Context: an optimization exercise on an open-source flow, tuned for small area, a short achievable clock period and few clock cycles per item. The choices shown serve that exercise and are no tape-out recipe.
The RTL was checked by simulation tests, not by an equivalence proof against the original design.

**run.sh**
```bash
#!/bin/bash
# synth_recipe.tcl (not shown) runs the flow's synth.tcl, then flattens the netlist and writes it again
# the make line also repeats each setting of config.mk as NAME=value (left out here)
make -C /OpenROAD-flow-scripts/flow DESIGN_CONFIG=/design/flow/config.mk WORK_HOME=/design/flow/orfs CLKGATE_MAP_FILE= SYNTH_SCRIPT=/design/flow/synth_recipe.tcl finish
```
**design.v**
```verilog
module MulDiv(
  input         clock,
                reset,
                io_req_valid,	 
  input  [3:0]  io_req_bits_fn,	 
  input         io_req_bits_dw,	 
  input  [31:0] io_req_bits_in1,	 
                io_req_bits_in2,	 
  input  [4:0]  io_req_bits_tag,	 
  input         io_kill,	 
                io_resp_ready,	 
  output        io_req_ready,	 
                io_resp_valid,	 
  output [31:0] io_resp_bits_data,	 
  output [4:0]  io_resp_bits_tag	 
);
  wire        eOut = 1'h0;	 
  reg  [2:0]  state;	 
  reg  [3:0]  req_fn;	 
  reg         req_dw;	 
  reg  [31:0] req_in1;	 
  reg  [31:0] req_in2;	 
  reg  [4:0]  req_tag;	 
  reg  [5:0]  count;	 
  reg         neg_out;	 
  reg         isHi;	 
  reg         resHi;	 
  reg  [32:0] divisor;	 
  wire [32:0] mpcand = divisor;	 
  reg  [65:0] remainder;	 
  wire [2:0]  decoded_plaInput;	 
  wire [2:0]  decoded_invInputs = ~decoded_plaInput;	 
  wire [3:0]  decoded_invMatrixOutputs;	 
  wire        decoded_andMatrixInput_0 = decoded_invInputs[0];	 
  wire        decoded_andMatrixInput_0_5 = decoded_invInputs[0];	 
  wire        decoded_andMatrixInput_0_1 = decoded_invInputs[2];	 
  wire        decoded_andMatrixInput_1 = decoded_invInputs[2];	 
  wire        decoded_andMatrixInput_1_1 = decoded_invInputs[2];	 
  wire        decoded_andMatrixInput_0_2 = decoded_invInputs[1];	 
  wire [1:0]  _decoded_T_2 = {decoded_andMatrixInput_0_2, decoded_andMatrixInput_1};	 
  wire        decoded_andMatrixInput_0_3 = decoded_plaInput[0];	 
  wire        decoded_andMatrixInput_0_4 = decoded_plaInput[1];	 
  wire        decoded_andMatrixInput_1_2 = decoded_plaInput[2];	 
  wire [1:0]  decoded_orMatrixOutputs_lo =
    {|{decoded_andMatrixInput_0, &_decoded_T_2},
     |{&_decoded_T_2, &{decoded_andMatrixInput_0_5, decoded_andMatrixInput_1_2}}};	 
  wire [1:0]  decoded_orMatrixOutputs_hi =
    {decoded_andMatrixInput_0_1,
     |{&{decoded_andMatrixInput_0_3, decoded_andMatrixInput_1_1},
       decoded_andMatrixInput_0_4}};	 
  wire [3:0]  decoded_orMatrixOutputs =
    {decoded_orMatrixOutputs_hi, decoded_orMatrixOutputs_lo};	 
  wire [1:0]  decoded_invMatrixOutputs_lo = decoded_orMatrixOutputs[1:0];	 
  wire [1:0]  decoded_invMatrixOutputs_hi = decoded_orMatrixOutputs[3:2];	 
  assign decoded_invMatrixOutputs =
    {decoded_invMatrixOutputs_hi, decoded_invMatrixOutputs_lo};	 
  wire [3:0]  decoded = decoded_invMatrixOutputs;	 
  assign decoded_plaInput = io_req_bits_fn[2:0];	 
  wire        cmdMul = decoded[3];	 
  wire        cmdHi = decoded[2];	 
  wire        lhsSigned = decoded[1];	 
  wire        rhsSigned = decoded[0];	 
  wire        lhs_sign = lhsSigned & io_req_bits_in1[31];	 
  wire [15:0] hi = io_req_bits_in1[31:16];	 
  wire [31:0] lhs_in = {hi, io_req_bits_in1[15:0]};	 
  wire        rhs_sign = rhsSigned & io_req_bits_in2[31];	 
  wire [15:0] hi_1 = io_req_bits_in2[31:16];	 
  wire [31:0] rhs_in = {hi_1, io_req_bits_in2[15:0]};	 
  wire [32:0] subtractor = remainder[64:32] - divisor;	 
  wire [31:0] result = resHi ? remainder[64:33] : remainder[31:0];	 
  wire [31:0] negated_remainder = 32'h0 - result;	 
  wire [64:0] mulReg = {remainder[65:33], remainder[31:0]};	 
  wire        mplierSign = remainder[32];	 
  wire [31:0] mplier = mulReg[31:0];	 
  wire [32:0] accum = mulReg[64:32];	 
  wire [41:0] prod =
    {{34{mplierSign}}, mplier[7:0]} * {{9{mpcand[32]}}, mpcand} + {{9{accum[32]}}, accum};	 
  wire [41:0] nextMulReg_hi = prod;	 
  wire [65:0] nextMulReg = {nextMulReg_hi, mplier[31:8]};	 
  wire        nextMplierSign = count == 6'h2 & neg_out;	 
  wire [32:0] _eOutMask_T_2 = $signed(33'sh100000000 >>> {28'h0, count[1:0], 3'h0});	 
  wire [31:0] eOutMask = _eOutMask_T_2[31:0];	 
  wire [64:0] eOutRes = mulReg >> 5'h0 - {count[1:0], 3'h0};	 
  wire [64:0] nextMulReg1 = nextMulReg[64:0];	 
  wire [33:0] remainder_hi = {nextMulReg1[64:32], nextMplierSign};	 
  wire        unrolls_less = subtractor[32];	 
  wire [63:0] unrolls_hi =
    {unrolls_less ? remainder[63:32] : subtractor[31:0], remainder[31:0]};	 
  wire [64:0] unrolls_0 = {unrolls_hi, ~unrolls_less};	 
  wire        divby0 = count == 6'h0 & ~unrolls_less;	 
  wire        outMul = ~(state[0]);	 
  wire [15:0] hiOut = result[31:16];	 
  wire [15:0] loOut = result[15:0];	 
  wire        _io_resp_valid_output = state == 3'h6 | (&state);	 
  wire        _io_req_ready_output = state == 3'h0;	 
  wire        _T_10 = state == 3'h1;
  wire        _T_13 = state == 3'h5;
  wire        _T_14 = state == 3'h2;
  wire        _GEN = _T_14 & count == 6'h3;
  wire        _T_17 = state == 3'h3;
  wire        _T_18 = count == 6'h20;
  wire        _T_23 = _io_req_ready_output & io_req_valid;
  always @(posedge clock) begin
    if (reset)
      state <= 3'h0;	 
    else if (_T_23) begin	 
      if (cmdMul)	 
        state <= 3'h2;	 
      else	 
        state <= {1'h0, ~(lhs_sign | rhs_sign), 1'h1};	 
    end
    else if (io_resp_ready & _io_resp_valid_output | io_kill)	 
      state <= 3'h0;	 
    else if (_T_17 & _T_18)	 
      state <= {1'h1, ~neg_out, 1'h1};	 
    else if (_GEN)	 
      state <= 3'h6;	 
    else if (_T_13)	 
      state <= 3'h7;	 
    else if (_T_10)	 
      state <= 3'h3;	 
    if (_T_23) begin	 
      req_fn <= io_req_bits_fn;	 
      req_dw <= io_req_bits_dw;	 
      req_in1 <= io_req_bits_in1;	 
      req_in2 <= io_req_bits_in2;	 
      req_tag <= io_req_bits_tag;	 
      count <= 6'h0;	 
      if (cmdHi)	 
        neg_out <= lhs_sign;	 
      else	 
        neg_out <= lhs_sign != rhs_sign;	 
      isHi <= cmdHi;	 
      divisor <= {rhs_sign, rhs_in};	 
      remainder <= {34'h0, lhs_in};	 
    end
    else begin	 
      if (_T_17) begin	 
        count <= count + 6'h1;	 
        remainder <= {1'h0, unrolls_0};	 
      end
      else if (_T_14) begin	 
        count <= count + 6'h1;	 
        remainder <= {remainder_hi, nextMulReg1[31:0]};	 
      end
      else if (_T_13 | _T_10 & remainder[31])	 
        remainder <= {34'h0, negated_remainder};	 
      neg_out <= ~(_T_17 & divby0 & ~isHi) & neg_out;	 
      if (_T_10 & divisor[31])	 
        divisor <= subtractor;	 
    end
    resHi <= ~_T_23 & (_T_17 & _T_18 | _GEN ? isHi : ~_T_13 & resHi);	 
  end  
  assign io_req_ready = _io_req_ready_output;	 
  assign io_resp_valid = _io_resp_valid_output;	 
  assign io_resp_bits_data = {hiOut, loOut};	 
  assign io_resp_bits_tag = req_tag;	 
endmodule
```
**constraint.sdc**
```tcl
create_clock -name core_clock -period 7.0 [get_ports {clock}]
set_input_delay 1.4000 -clock core_clock [delete_from_list [all_inputs] [get_ports {clock}]]
set_output_delay 1.4000 -clock core_clock [all_outputs]
set_load 0.01 [all_outputs]
```
**config.mk**
```make
export PLATFORM = sky130hd
export DESIGN_NAME = MulDiv
export DESIGN_NICKNAME = MulDiv
export VERILOG_FILES = /design/flow/design.v
export SDC_FILE = /design/flow/constraint.sdc
export NUM_CORES = 4
export LEC_CHECK = 0
export CAP_MARGIN = 20
export CORE_MARGIN = 2
export CORE_UTILIZATION = 40
export PLACE_DENSITY = 0.6
export SLEW_MARGIN = 20
```
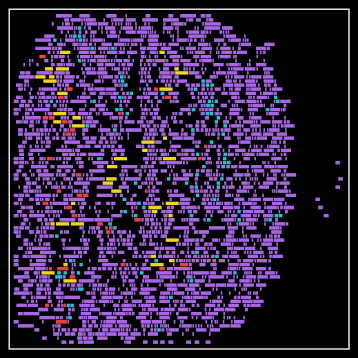
(images/sizes.png)
(1.5 px per um)
| size | colour | cells | share |
|---|---|---|---|
| _3 and _4 cells | cyan | 92 | 3.7% |
| _2 cells | red | 36 | 1.5% |
| _0 and _1 cells | purple | 2295 | 93% |
| _6 and larger | yellow | 39 | 1.6% |
nonclk buf count: 211
P&R area growth vs syn: 14.6%

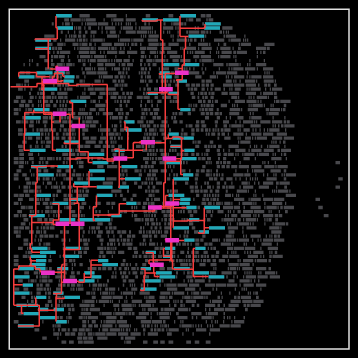
(images/clk_routes.png)
(1.5 px per um)
[clock wires] red | length: 2020 um
[clock drivers] magenta | count: 17
[flip-flops] cyan | count: 116
routed clock nets: 18
Clock Skews: 12.9 ps

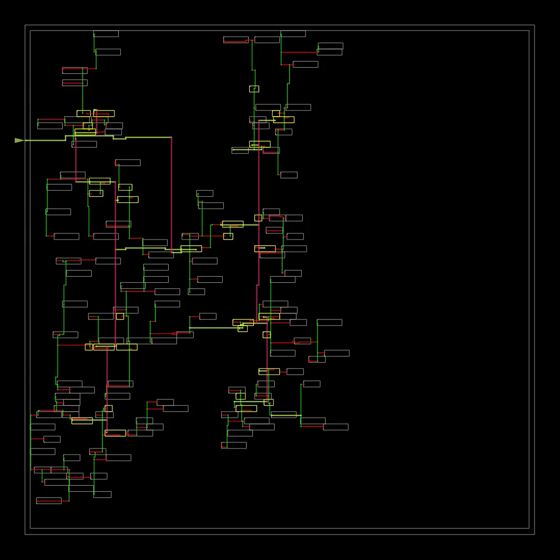
(images/clocks.png)
CTS Buf Count: 17
FF+latch count: 116
Clk Latency, worst-skew pair: 450 ps

==> qor.yml <==
layout:
  layout.comb_gates.multi_input: 1690
  nFillCells: 4811
  largest_reg_flops: 66
  multi_input_area_share_pct: 64.8
  final_nets: 2931
  drive_above_1_share_pct: 6.78
  clkbuf_count: 17
  inverters: 413
  layout_commonest_cell: "inv_1"
  regMostFlops: "remainder"
place:
  hpwl_um: 47800
  dp.cells: 3050
  portBuffers: 115
logic_synthesis:
  ys_async_sr_fraction_pct: 0
  ys_seq_area_share_pct: 15.5
  synth_top_family_by_area: "adder cells"
  synthSimpleGateAreaFrac_pct: 16.6
  synth-edff-count: 71
  synth_nets: 2831
  synth_compound_gate_area_share_pct: 13.7
  muxShareOfSynthArea_pct: 3.42
  synthAdderAreaFrac_pct: 36.1
global_route:
  antenna_found_initial: 0
  track_usage_pct: 24.7
  grt_pass1_vias: 17363
  grtUsageMet2_pct: 40.2
clock_network:
  cts_resized: 0
  cts_setup_buffers: 0
sta:
  slew_headroom_pct: 34.2
  tns_ps: 0
  clock.fmax_ghz: 0.152
  slew_viol_final: 0
detailed_routing:
  wl_met2_um: 28600
  antenna_left: 0
  via_count: 16829
worst_setup_path:
  worstPathCellList: "buf_4 -> and2_1 -> fa_1 -> fa_1 -> fa_1 -> fa_1 -> inv_1 -> fa_1 -> inv_1 -> ha_1 -> a211oi_1 -> o21ai_0 -> a221o_1 -> or3_1 -> a211oi_1 -> buf_4 -> o41ai_2 -> a31o_2 -> nor4b_1 -> o21ai_0 -> o311a_1"
  worstPathArrival_ps: 6900
  timing.rr.start: "remainder[7]$_DFFE_PP_"
  reg2regPathDepth: 21
die:
  die_w_um: 226
  initial_core_util_pct: 40.3
  die_h_um: 226
hold_path:
  worstHoldEndpoint: "neg_out$_DFF_P_"
status:
  status: "finished clean"
Testbench counts, summed over its fixed seeds: cycles 49,775, items 2,400.

==> afterwards: timing with drivers on the ports <==
How much do the figures lean on ideal ports? The routed layout below was timed once more, with nothing changed but the port constraints.
Step 1 (the two cells are an assumption about what drives the block):
set clk [get_ports {clock}]
set_driving_cell -lib_cell sky130_fd_sc_hd__clkbuf_16 $clk
set_driving_cell -lib_cell sky130_fd_sc_hd__buf_2 [delete_from_list [all_inputs] $clk]
Step 2 also shifts input and output timing later by t, the mid clock arrival at the registers, as if the neighbouring blocks saw the same clock.
Slacks: no drivers / after step 1 / after step 2; pairs: no drivers / after step 1.
t (ns): 0.488
setup WS [ns]: 0.442 / 0.442 / 0.442
hold WS [ns]: 0.531 / 0.531 / 0.531
worst register clock-pin slew, ns: 0.07 / 0.07
After both steps setup and hold are still met in this run. The setup slack of this run moves by 0.000 ns with the drivers and by 0.000 ns with both steps.
